This is an optimization exercise on Yosys and OpenROAD, whose aim is small area, not a production implementation.
The RTL was checked by simulation tests, not by an equivalence proof against the original design.
The series may have gaps, and a smaller design here may also do less where the tests do not look.
No activity file was given, so power comes from the tool's default toggle rates.

`design/flow/run.sh`:
```
#!/bin/bash
# synth_recipe.tcl (not shown) runs the flow's synth.tcl, then flattens the netlist and writes it again
# the make line also repeats each setting of config.mk as NAME=value (left out here)
make -C /OpenROAD-flow-scripts/flow DESIGN_CONFIG=/design/flow/config.mk WORK_HOME=/design/flow/orfs CLKGATE_MAP_FILE= SYNTH_SCRIPT=/design/flow/synth_recipe.tcl finish
```
`design/flow/config.mk`:
```
export PLATFORM = sky130hd
export DESIGN_NAME = mips
export DESIGN_NICKNAME = mips
export VERILOG_FILES = /design/flow/design.v
export SDC_FILE = /design/flow/constraint.sdc
export NUM_CORES = 4
export LEC_CHECK = 0
export CAP_MARGIN = 20
export CORE_MARGIN = 2
export CORE_UTILIZATION = 40
export SLEW_MARGIN = 20
```
`design/flow/constraint.sdc`:
```
create_clock -name core_clock -period 20.0 [get_ports {clk}]
set_input_delay 4.0000 -clock core_clock [delete_from_list [all_inputs] [get_ports {clk}]]
set_output_delay 4.0000 -clock core_clock [all_outputs]
set_load 0.01 [all_outputs]
```
`design/flow/design.v`:
```
module sign_extender (
input logic [4:0] instr,
output logic [15:0] instr_out
);
assign instr_out[4:0]=instr[4:0] ;
assign instr_out[15:5]=(instr[4]==1'b0)?11'b0:11'h7FF;	
endmodule
module alu #(parameter DATA_WIDTH=16)(
				input logic signed [DATA_WIDTH-1:0] a,
				input logic signed [DATA_WIDTH-1:0] b, 
				input logic [4:0]op, 
				output logic signed [DATA_WIDTH-1:0]result,
				output logic zero,
				output logic neg,
				output logic grt,
				output logic eq); 
enum {
		ALU_ADD,
		ALU_SUB, 
		ALU_NAND,
		ALU_NOR,
		ALU_XNOR,
		ALU_AND,
		ALU_OR,
		ALU_XOR,
		ALU_SLL,
		ALU_SRL,
		ALU_SLA,
		ALU_SRA,
		ALU_LUI,
		ALU_LLI,
		ALU_CMP} operations;
always_comb
	begin
		case(op)
			ALU_ADD: result=a+b;
			ALU_SUB: result=a-b;
			ALU_NAND: result= ~(a & b);
			ALU_NOR: result= ~(a | b);
			ALU_XNOR: result= ~(a ^ b);
			ALU_AND: result= a & b;
			ALU_OR: result= a | b;
			ALU_XOR: result= a ^ b;
			ALU_SLL: result= a << b;
			ALU_SRL: result= a >> b;
			ALU_SLA: result= a <<< b;
			ALU_SRA: result= a >>> b;
			ALU_LUI: result= {b[7:0],8'b0};
			ALU_LLI: result= {8'b0, b[7:0]};
			ALU_CMP: result= 0;
			default: result=1;
		endcase
	end
always_comb 
	 begin
			if(a>b) 
				grt=1; 	
			else 
				grt=0;
			if (result==0)
				zero=1;
			else 
				zero=0;
			if (a==b)
				eq=1;
			else 
				eq=0;
			if (result[DATA_WIDTH-1]==1)
				neg=1;
			else 
				neg=0;		
	 end
endmodule 
module cu (
						input logic [5:0]op,
						input logic [5:0]func,
						output logic [3:0] alu_op,
						output logic alu_a_sel,
						output logic rf_we);
always_comb
begin
	alu_op = func[3:0];
	if (func < 6'd8 || func > 6'd11)
		alu_a_sel = 0;
	else
		alu_a_sel = 1;
	if (op == 6'd0 && func != 6'd14)
		rf_we = 1;
	else
		rf_we = 0;
end	
endmodule
module rf #(
		parameter RF_ADDRESS_WIDTH=5, 
		parameter DATA_WIDTH=16)
		(
		input logic clk,
		input logic asyn_n_rst,
		input logic we,
		input logic [RF_ADDRESS_WIDTH-1:0] rs1, 
		input logic [RF_ADDRESS_WIDTH-1:0] rs2,
		input logic [RF_ADDRESS_WIDTH-1:0] rd,
		input logic [DATA_WIDTH-1:0] data_in,
		output logic [DATA_WIDTH-1:0] Qs1,
		output logic [DATA_WIDTH-1:0] Qs2);
reg [31:0][DATA_WIDTH-1:0] register;
assign Qs1 = register[rs1];
assign Qs2 = register[rs2];
always_ff @(posedge clk, negedge asyn_n_rst)
	begin
		if (~asyn_n_rst)
			begin 
				for (int i = 0; i<32; i++)
					begin
						register[i] <= '0;
					end
			end 
		else 
			begin
				if(we==1'b1)
					begin
						register[rd]<=data_in;
					end
			end 		
end
endmodule 
module mips #(
		parameter RF_ADDRESS_WIDTH=5, 
		parameter DATA_WIDTH=16  
)
(
		input logic [31:0] instr,
		input logic clk,
		input logic asyn_n_rst,
		output logic [DATA_WIDTH-1:0] result,
		output logic zero,
		output logic neg,
		output logic grt,
		output logic eq
);
	logic [31:0] Q;
	assign Q = instr;
	logic [DATA_WIDTH-1:0] Qs1;
	logic [DATA_WIDTH-1:0] Qs2;
	logic rf_we;
	rf #(
			.RF_ADDRESS_WIDTH(RF_ADDRESS_WIDTH),
			.DATA_WIDTH(DATA_WIDTH)
	) RF0 (
			.clk(clk),
			.asyn_n_rst(asyn_n_rst),
			.we(rf_we),
			.rs1(Q[25:21]),
			.rs2(Q[20:16]),
			.rd(Q[15:11]),
			.data_in(result),
			.Qs1(Qs1),
			.Qs2(Qs2)
	);
	logic [15:0] instr_out;
	sign_extender SE1 (
			.instr(Q[10:6]),
			.instr_out(instr_out)
	);
	logic [3:0] alu_op;
	logic alu_a_sel;
	cu CU0 (
			.op(Q[31:26]),
			.func(Q[5:0]),
			.alu_op(alu_op),
			.alu_a_sel(alu_a_sel),
			.rf_we(rf_we)
	);
	logic [DATA_WIDTH-1:0] a;
	alu #(
			.DATA_WIDTH(DATA_WIDTH)
	) ALU0 (
			.a(a),
			.b(Qs2),
			.op({1'b0, alu_op}),
			.result(result),
			.zero(zero),
			.neg(neg),
			.grt(grt),
			.eq(eq)
	);
	assign a = (alu_a_sel == 1) ? instr_out : Qs1;
endmodule
```
**Run 1: wiring by layer**

Scale: 1.5 px per um. Only two layers are drawn.
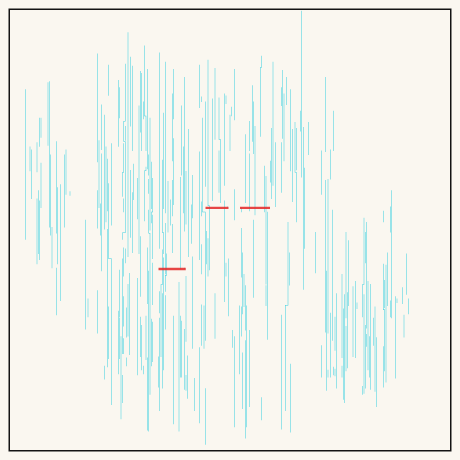
color	layer	wire length
cyan	met4	11400 um
red	met5	48.8 um

**Run 1: full-chip view from the flow's report step**

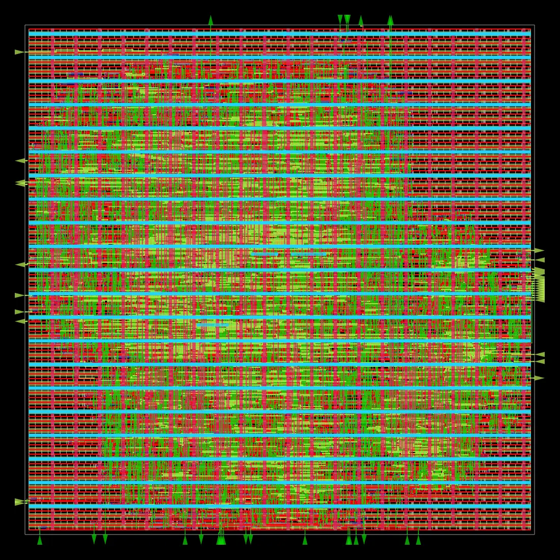
area of all placed cells without fillers: 0.0371 sq mm
Die ar.: 0.0861 sq mm

**Run 1: cells colored by class**

Scale: 1 px per um.
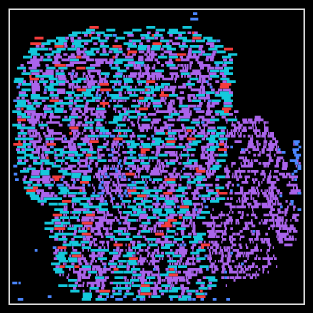
color	class	cells
red	clock drivers and dummy loads	104
purple	all other logic	2410
blue	other buffers and delay cells	164
cyan	flip-flops	512
Cell Rows: 106
final core utilization: 44.5%
area of the placeable core: 0.0833 sq mm
register fraction of the total cell area: 34.5%

==> results.yml, run 1 <==
status:
  run_status: "finished clean"
power_and_ir_drop:
  share_comb_of_total_power_pct: 16.5
  p_switching_uw: 785
  clockPowerShare_pct: 43.2
  power.leakage_nw: 16.0
  share_of_total_power_consumed_by_net_switching_pct: 29.8
  vdd_drop_max_v: 0.0000843
critical_path:
  critical_path_cell_by_cell: "buf_4, buf_4, mux2i_1, a22oi_1, nor4bb_1, nor4_4, buf_4, inv_2, ha_1, o21ba_2, o21ba_2, o31ai_1, a2111oi_0, o41ai_1, xnor2_1, nor2_1, or4_1, or4_1, nor3_1, clkdlybuf4s50_1"
  slowest_delay_ps: 940
  timing_worst_setup_path_type: "primary input to primary output"
  endpoint_kind: "primary output"
  regToRegEndpoint: "RF0.register[109]"
  cp.required_ps: 16000
  critical_path.max_fanout: 49
  rr_startpoint: "RF0.register[354]"
  cpMaxStageDelayCell: "sky130_fd_sc_hd__or4_1"
  critPathBufInv: 5
cts:
  clkSinkCount: 512
  cts-root-buf: "sky130_fd_sc_hd__clkbuf_16"
  cts-buffers-inserted: 55
  cts_hold_buf: 0
  tritoncts_clock_tree: "built"
  post-cts-setup-buffer-count: 0
  worst_setup_hold_path_clk_slew_ps: 60
worst_hold_path:
  worstHoldStart: "RF0.register[418]"
  timing.hold.worst_path_depth: 2
  min-delay-path-class: "flip-flop to flip-flop"
grt:
  maximum_number_of_pins_on_one_net_before_global_route_repair: 154
  grt_first_pass_wirelength_um: 214000
  globalRouteMet2Util_pct: 51.3
  grt_pass1_vias: 29100
  groute.layer.met3.usage_pct: 9.15
layout:
  regMostFlops: "RF0.register"
  nets: 3233
  register_area_sq_mm: 0.0128
  biggestRegsByFlops: "RF0.register x512"
  multi_input_comb_area_sq_mm: 0.0193
  n_sequential_cell: 512
  final.clkbuf_count: 80
  antenna_cells: 3
  buf_share_pct: 3.73
  nonClockBufferCount: 164
  area_growth_syn_to_layout_pct: 10.7
  relative_area_of_clock_buffers_and_inverters_in_the_final_design_pct: 5.37
synthesis:
  mappedNetlistArea_sq_mm: 0.0335
  mappedNetlistNets: 3294
  yosys.cell_types.count: 90
  synthesis.yosys.warnings: 3
  ys_ff_latch: 512
  number_of_instances_in_the_synthesized_netlist: 3204
  synth.top_cell.area_share_pct: 38.2
  top_cell_type_by_total_area_after_synthesis: "sky130_fd_sc_hd__dfrtp_1"
timing:
  hold_viol_final: 0
  timing.clock.skew_ps: 42.5
  finalCritPeriodShare_pct: 82.4
  whs_ps: 507
  timing.fmax_mhz: 60.7
  fin_tns_setup_ps: 0
  layout_min_cycle_time_ps: 16480
detailed_routing:
  routedWlPerCell_um: 34.8
  routed-via-count: 30100
  drt_first_pass_iters: 6
  antenna_violating_nets_post_route: 0
  met2_wirelength_um: 64400
  detail_route.vias_per_cell: 7.04
die:
  chipWidth_um: 293
placement:
  dp_slack_ps: 3820
  dpl_wire_length_um: 104000
  finalWeightedCongestion: 1.04
## run 1: synthesized netlist by cell type, types with 10 or more instances
| library cell | instances |
|---|---|
| sky130_fd_sc_hd__dfrtp_1 | 512 |
| sky130_fd_sc_hd__nand2_1 | 350 |
| sky130_fd_sc_hd__o21ai_0 | 249 |
| sky130_fd_sc_hd__mux2i_1 | 228 |
| sky130_fd_sc_hd__a22o_1 | 198 |
| sky130_fd_sc_hd__mux4_2 | 177 |
| sky130_fd_sc_hd__clkbuf_1 | 173 |
| sky130_fd_sc_hd__mux2_2 | 167 |
| sky130_fd_sc_hd__nor2_1 | 141 |
| sky130_fd_sc_hd__a22oi_1 | 82 |
| sky130_fd_sc_hd__nand3_1 | 77 |
| sky130_fd_sc_hd__a21oi_1 | 73 |
| sky130_fd_sc_hd__buf_2 | 68 |
| sky130_fd_sc_hd__inv_1 | 58 |
| sky130_fd_sc_hd__a32o_1 | 54 |
| sky130_fd_sc_hd__ha_1 | 54 |
| sky130_fd_sc_hd__o22ai_1 | 51 |
| sky130_fd_sc_hd__nor3_1 | 50 |
| sky130_fd_sc_hd__nor2b_1 | 30 |
| sky130_fd_sc_hd__a211oi_1 | 28 |
| sky130_fd_sc_hd__a31oi_1 | 25 |
| sky130_fd_sc_hd__buf_1 | 22 |
| sky130_fd_sc_hd__nand2b_1 | 21 |
| sky130_fd_sc_hd__o211ai_1 | 20 |
| sky130_fd_sc_hd__and2_1 | 18 |
| sky130_fd_sc_hd__and3_1 | 18 |
| sky130_fd_sc_hd__nor3b_1 | 16 |
| sky130_fd_sc_hd__nand4_1 | 14 |
| sky130_fd_sc_hd__o221ai_1 | 11 |
| sky130_fd_sc_hd__buf_4 | 10 |
| sky130_fd_sc_hd__o31ai_1 | 10 |
## run 1: logic make-up (layout without fill, tap and decap cells)
kind of cell,after synthesis,in the layout,synth area share [%]
flops,512,512,38.2
compound gates,916,916,19.6
simple gates,786,786,10.8
mux,574,574,24.4
buf+inv,349,335,4.48
other cells,0,3,0
xor+xnor,11,11,0.288
fa+ha+maj,56,56,2.14
## run 1: how the worst max path moves through the flow
stage | from | endpoint | slack (ps)
floorplan | instr[18] | zero | 6060
global placement | instr[17] | zero | 3880
detailed placement | instr[17] | zero | 3820
CTS | instr[17] | zero | 3800
global route | instr[17] | zero | 3130
finish | instr[17] | zero | 3520
## Run 2: files that changed since run 1, shown whole
==> design/flow/design.v <==
module sign_extender (
input logic [4:0] instr,
output logic [15:0] instr_out
);
assign instr_out = {{11{instr[4]}}, instr};
endmodule
module alu (
	input  logic [15:0] a,
	input  logic [15:0] b,
	input  logic [3:0]  op,
	output logic [15:0] result,
	output logic        zero,
	output logic        neg,
	output logic        grt,
	output logic        eq);
logic        arith;
logic [3:0]  tt;
logic [15:0] p, sum;
logic [16:0] c;
assign arith = (op[3:1] == 3'd0);
always_comb begin
	case (op[2:0])
		3'd0: tt = 4'b0110;    
		3'd1: tt = 4'b1001;    
		3'd2: tt = 4'b0111;    
		3'd3: tt = 4'b0001;    
		3'd4: tt = 4'b1001;    
		3'd5: tt = 4'b1000;    
		3'd6: tt = 4'b1110;    
		default: tt = 4'b0110;  
	endcase
	c[0] = arith & op[0];
	for (int i = 0; i < 16; i++) begin
		p[i]   = tt[{a[i], b[i]}];
		c[i+1] = p[i] ? c[i] : (a[i] & arith);
		sum[i] = p[i] ^ c[i];
	end
end
logic [16:0] g;
assign g[0] = 1'b0;
always_comb
	for (int i = 0; i < 16; i++) begin
		if (i == 15) g[i+1] = (~a[i] & b[i]) | (~a[i] & g[i]) | (b[i] & g[i]);
		else         g[i+1] = (a[i] & ~b[i]) | (a[i] & g[i]) | (~b[i] & g[i]);
	end
assign grt = g[16];
logic        big, right, fill;
logic [15:0] x, y, yr;
logic [31:0] xs;
assign big   = |b[15:4];
assign right = op[0];              
assign fill  = op[1] & op[0] & a[15];
always_comb
	for (int i = 0; i < 16; i++) x[i] = right ? a[15-i] : a[i];
assign xs = {x, {16{fill}}} << b[3:0];
assign y  = big ? {16{fill}} : xs[31:16];
always_comb
	for (int i = 0; i < 16; i++) yr[i] = y[15-i];
always_comb
	case (op)
		4'd0, 4'd1, 4'd2, 4'd3, 4'd4, 4'd5, 4'd6, 4'd7: result = sum;
		4'd8, 4'd10: result = y;
		4'd9, 4'd11: result = yr;
		4'd12: result = {b[7:0], 8'h00};
		4'd13: result = {8'h00, b[7:0]};
		4'd14: result = 16'd0;
		default: result = 16'd1;
	endcase
assign zero = (result == 16'd0);
assign neg  = result[15];
assign eq   = (a == b);
endmodule
module cu (
	input  logic [5:0] op,
	input  logic [5:0] func,
	output logic [3:0] alu_op,
	output logic       alu_a_sel,
	output logic       rf_we);
assign alu_op    = func[3:0];
assign alu_a_sel = (func[5:2] == 4'b0010);
assign rf_we     = (op == 6'd0) && (func != 6'd14);
endmodule
module rf (
	input  logic        clk,
	input  logic        asyn_n_rst,
	input  logic        we,
	input  logic [4:0]  rs1,
	input  logic [4:0]  rs2,
	input  logic [4:0]  rd,
	input  logic [15:0] data_in,
	input  logic        a_sel,
	input  logic [15:0] imm,
	output logic [15:0] Qs1,
	output logic [15:0] Qs2);
logic [31:0][15:0] register;
logic [31:0]       valid;
logic [31:0]       wsel;
always_comb
	for (int i = 0; i < 32; i++)
		wsel[i] = we && (rd == i);
always_ff @(posedge clk, negedge asyn_n_rst)
	if (~asyn_n_rst)
		valid <= '0;
	else
		valid <= valid | wsel;
always_ff @(posedge clk)
	for (int i = 0; i < 32; i++)
		if (wsel[i])
			register[i] <= data_in;
logic [32:0]       s1, s2;
logic [32:0][15:0] d1, d2;
always_comb begin
	for (int i = 0; i < 32; i++) begin
		s1[i] = !a_sel && valid[i] && (rs1 == i);
		s2[i] = valid[i] && (rs2 == i);
		d1[i] = register[i];
		d2[i] = register[i];
	end
	s1[32] = a_sel;
	d1[32] = imm;
	s2[32] = 1'b0;
	d2[32] = '0;
end
logic [1:0][32:0]       sp;
logic [1:0][32:0][15:0] dp;
logic [1:0][15:0]       q;
assign sp = {s2, s1};
assign dp = {d2, d1};
for (genvar p = 0; p < 2; p++) begin : port
	logic [175:0] g;
	logic [47:0]  h;
	for (genvar k = 0; k < 11; k++) begin : grp
		assign g[16*k +: 16] = ~((dp[p][3*k]   & {16{sp[p][3*k]}}) |
		                         (dp[p][3*k+1] & {16{sp[p][3*k+1]}}) |
		                         (dp[p][3*k+2] & {16{sp[p][3*k+2]}}));
	end
	assign h[15:0]  = ~(g[15:0]    & g[31:16]   & g[47:32]   & g[63:48]);
	assign h[31:16] = ~(g[79:64]   & g[95:80]   & g[111:96]  & g[127:112]);
	assign h[47:32] = ~(g[143:128] & g[159:144] & g[175:160]);
	assign q[p] = h[15:0] | h[31:16] | h[47:32];
end
assign Qs1 = q[0];
assign Qs2 = q[1];
endmodule
module mips (
	input  logic [31:0] instr,
	input  logic        clk,
	input  logic        asyn_n_rst,
	output logic [15:0] result,
	output logic        zero,
	output logic        neg,
	output logic        grt,
	output logic        eq);
logic [15:0] a, b, imm;
logic [3:0]  alu_op;
logic        alu_a_sel, rf_we;
cu CU0 (.op(instr[31:26]), .func(instr[5:0]), .alu_op(alu_op), .alu_a_sel(alu_a_sel), .rf_we(rf_we));
sign_extender SE1 (.instr(instr[10:6]), .instr_out(imm));
rf RF0 (
	.clk(clk), .asyn_n_rst(asyn_n_rst), .we(rf_we),
	.rs1(instr[25:21]), .rs2(instr[20:16]), .rd(instr[15:11]),
	.data_in(result), .a_sel(alu_a_sel), .imm(imm),
	.Qs1(a), .Qs2(b));
alu ALU0 (.a(a), .b(b), .op(alu_op), .result(result), .zero(zero), .neg(neg), .grt(grt), .eq(eq));
endmodule
==> design/flow/config.mk <==
export PLATFORM = sky130hd
export DESIGN_NAME = mips
export DESIGN_NICKNAME = mips
export VERILOG_FILES = /design/flow/design.v
export SDC_FILE = /design/flow/constraint.sdc
export NUM_CORES = 4
export LEC_CHECK = 0
export ABC_AREA = 1
export CAP_MARGIN = 20
export CORE_MARGIN = 2
export CORE_UTILIZATION = 40
export SLEW_MARGIN = 20
**Run 2: full-chip view from the flow's report step**

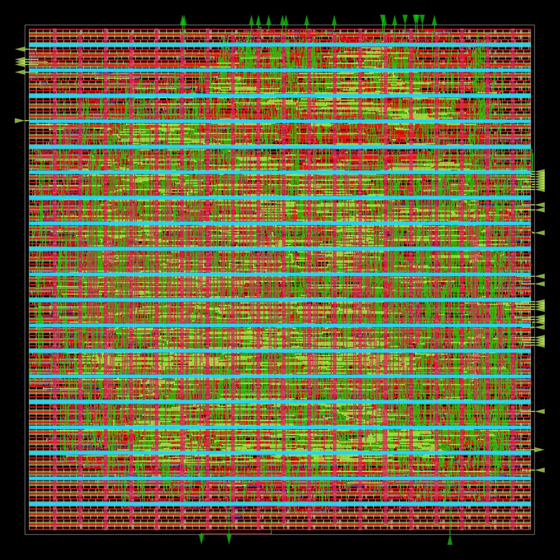
num ports: 54
die boundary height: 272 um
Cell Rows: 98
final WL: 132000 um
Die ar.: 0.0738 sq mm

**Run 2: wiring by layer**

Scale: 1.5 px per um. Only two layers are drawn.
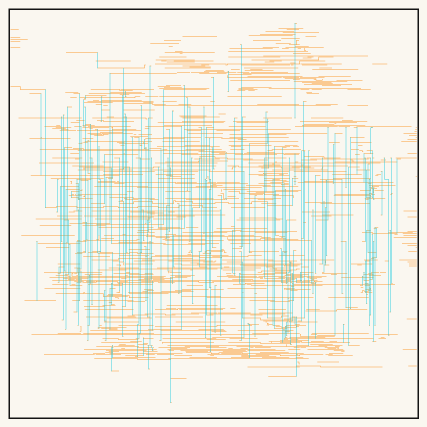
color	layer	wire length
cyan	met4	10700 um
orange	met3	15500 um
via count of the routed design: 26300
Total Routing Usage GR: 35.2%
Avg WL per Cell: 30.1 um

==> run 2 against run 1 <==
Against the previous run:
- power increased by 8.4%
- sequential share of layout area increased by 15 points
- clock skew decreased by 7.5 ps
- clock-buffer cell count decreased by 10
- combinational power decreased by 18%
- wire length decreased by 11%
- still clean on timing, DRC and antenna
==> results.yml, run 2 <==
detailed_routing:
  antenna_violating_nets_post_route: 0
  drt_first_pass_iters: 7
  detail_route.vias_per_cell: 5.96
timing:
  timing.fmax_mhz: 66.5
  timing.clock.skew_ps: 35.0
  finalCritPeriodShare_pct: 75.2
  hold_viol_final: 0
  whs_ps: 479
  fin_tns_setup_ps: 0
  layout_min_cycle_time_ps: 15040
die:
  chipWidth_um: 272
  core_area_sq_mm: 0.0712
power_and_ir_drop:
  share_comb_of_total_power_pct: 12.5
  clockPowerShare_pct: 41.7
  pwr.group.combinational_uw: 357
  share_of_total_power_consumed_by_net_switching_pct: 26.9
  sequentialPowerShare_pct: 45.8
  vdd_drop_max_v: 0.0000680
  p_switching_uw: 768
placement:
  finalWeightedCongestion: 1.05
  dpl_wire_length_um: 99500
synthesis:
  top_cell_type_by_total_area_after_synthesis: "sky130_fd_sc_hd__edfxtp_1"
  mappedNetlistArea_sq_mm: 0.0287
  ys_ff_latch: 544
  post-synth-top-count-cell: "sky130_fd_sc_hd__nand2_1"
  number_of_instances_in_the_synthesized_netlist: 3295
  synthesis.yosys.warnings: 2
  most_numerous_cell_types_in_the_synthesized_netlist: "sky130_fd_sc_hd__nand2_1, sky130_fd_sc_hd__edfxtp_1, sky130_fd_sc_hd__nor2_1"
  synth.top_cell.area_share_pct: 53.7
layout:
  nets: 3449
  area_growth_syn_to_layout_pct: 14.2
  biggestRegsByFlops: "RF0.register x512, RF0.valid x32"
  regMostFlops: "RF0.register"
  register_area_sq_mm: 0.0162
critical_path:
  timing_worst_setup_path_type: "primary input to primary output"
  reg2reg_depth: 31
  critPathBufInv: 4
  slowest_delay_ps: 940
  cpMaxStageDelayCell: "sky130_fd_sc_hd__nor2_1"
  rr_startpoint: "RF0.valid[12]"
  cp.required_ps: 16000
  regToRegEndpoint: "RF0.register[462]"
  endpoint_kind: "primary output"
cts:
  worst_setup_hold_path_clk_slew_ps: 60
  clkSinkCount: 544
  cts_hold_buf: 0
  post-cts-setup-buffer-count: 0
grt:
  maximum_number_of_pins_on_one_net_before_global_route_repair: 47
  grt_first_pass_wirelength_um: 183000
  grt_pass1_vias: 24900
worst_hold_path:
  worstHoldStart: "RF0.valid[7]"
  min-delay-path-class: "flip-flop to flip-flop"
status:
  run_status: "finished clean"
-- run 2: cell types whose count changed after synthesis, moves of 53 or more --
cell | before | now
sky130_fd_sc_hd__nand3_1 | 77 | 259
sky130_fd_sc_hd__dfrtp_1 | 512 | 32
sky130_fd_sc_hd__nand2_1 | 350 | 1008
sky130_fd_sc_hd__a22o_1 | 198 | 29
sky130_fd_sc_hd__a32o_1 | 54 | 1
sky130_fd_sc_hd__nor2_1 | 141 | 371
sky130_fd_sc_hd__mux2i_1 | 228 | 0
sky130_fd_sc_hd__clkbuf_1 | 173 | 22
sky130_fd_sc_hd__edfxtp_1 | 0 | 512
sky130_fd_sc_hd__a22oi_1 | 82 | 9
sky130_fd_sc_hd__o21ai_0 | 249 | 138
sky130_fd_sc_hd__mux4_2 | 177 | 0
sky130_fd_sc_hd__mux2_2 | 167 | 0
sky130_fd_sc_hd__inv_1 | 58 | 366
-- run 2: per-layer routing --
layer  share of wire [%]  wire length, um  GRT usage, %  vias to the layer above
met2                  43            56900          53.4                     1957
met3                  12            15500          6.96                      414
li1                    -                -             -                    11400
met1                  37            49300          45.6                    12500
met5                   0                0         0.193                        -
met4                 8.1            10700          23.7                        0
-- run 2: worst max-delay path by stage --
| stage | depth (start not counted) | to | start | slack (ps) |
|---|---|---|---|---|
| 6_report | 31 | result[14] | instr[3] | 4960 |
| 5_1_grt | 33 | result[14] | instr[3] | 4610 |
| 4_1_cts | 35 | zero | instr[17] | 5050 |
| 3_5_place_dp | 35 | zero | instr[17] | 5080 |
| 3_3_place_gp | 35 | zero | instr[17] | 5090 |
| 2_1_floorplan | 34 | zero | instr[5] | 8260 |
-- run 2: cells by family after synthesis --
family | after synthesis | synth area share, %
flops | 544 | 56.4
fa+ha+maj | 16 | 0.699
buf+inv | 488 | 6.74
simple gates | 1826 | 27.1
compound gates | 421 | 8.98
-- run 2: per-stage QoR --
stage	cell area, sq um	std cells	setup WS, ps	utilization (%)
floorplan	28700	3295	8260	-
global placement	30500	4284	5090	42.9
detailed placement	30600	4285	5080	42.9
CTS	32700	4396	5050	45.9
global route	32700	4399	4610	45.9
finish	32700	4403	4960	45.9
-- run 2: layout make-up --
class                      count  area share [%]
sequential                   544            49.4
inverter                     416            4.77
timing repair buffer         115            3.05
clock inverter                41            1.57
clock buffer                  70            4.85
antenna                        4          0.0306
multi-input combinational   2263            32.7
tap                          950            3.63

==> re-timing with driven ports <==
No port has a modelled driver above. Below, the same layouts with a new extraction and two added sets of constraints.
Step 1, drivers: a clkbuf_16 drives clk and a buf_2 each remaining input, both assumed.
Step 2 adds t to the input delays and takes it off the output delays; t is the mean of the earliest and latest rising clock arrival at the registers after step 1. Input paths then give back, and output paths get back, about the clock's delay inside the block.
Slacks: ideal ports / drivers / drivers and shift; pairs: ideal ports / drivers.
run	t, ns	slack for setup (ns)	worst setup path after step 2
run 1	0.707	3.523 / 3.498 / 3.498	input to output
run 2	0.712	4.959 / 4.935 / 4.935	input to output
After both steps every run listed still meets setup and hold. The setup slack of run 1, which loses most, moves by -0.025 ns with the drivers and by -0.025 ns with both steps.
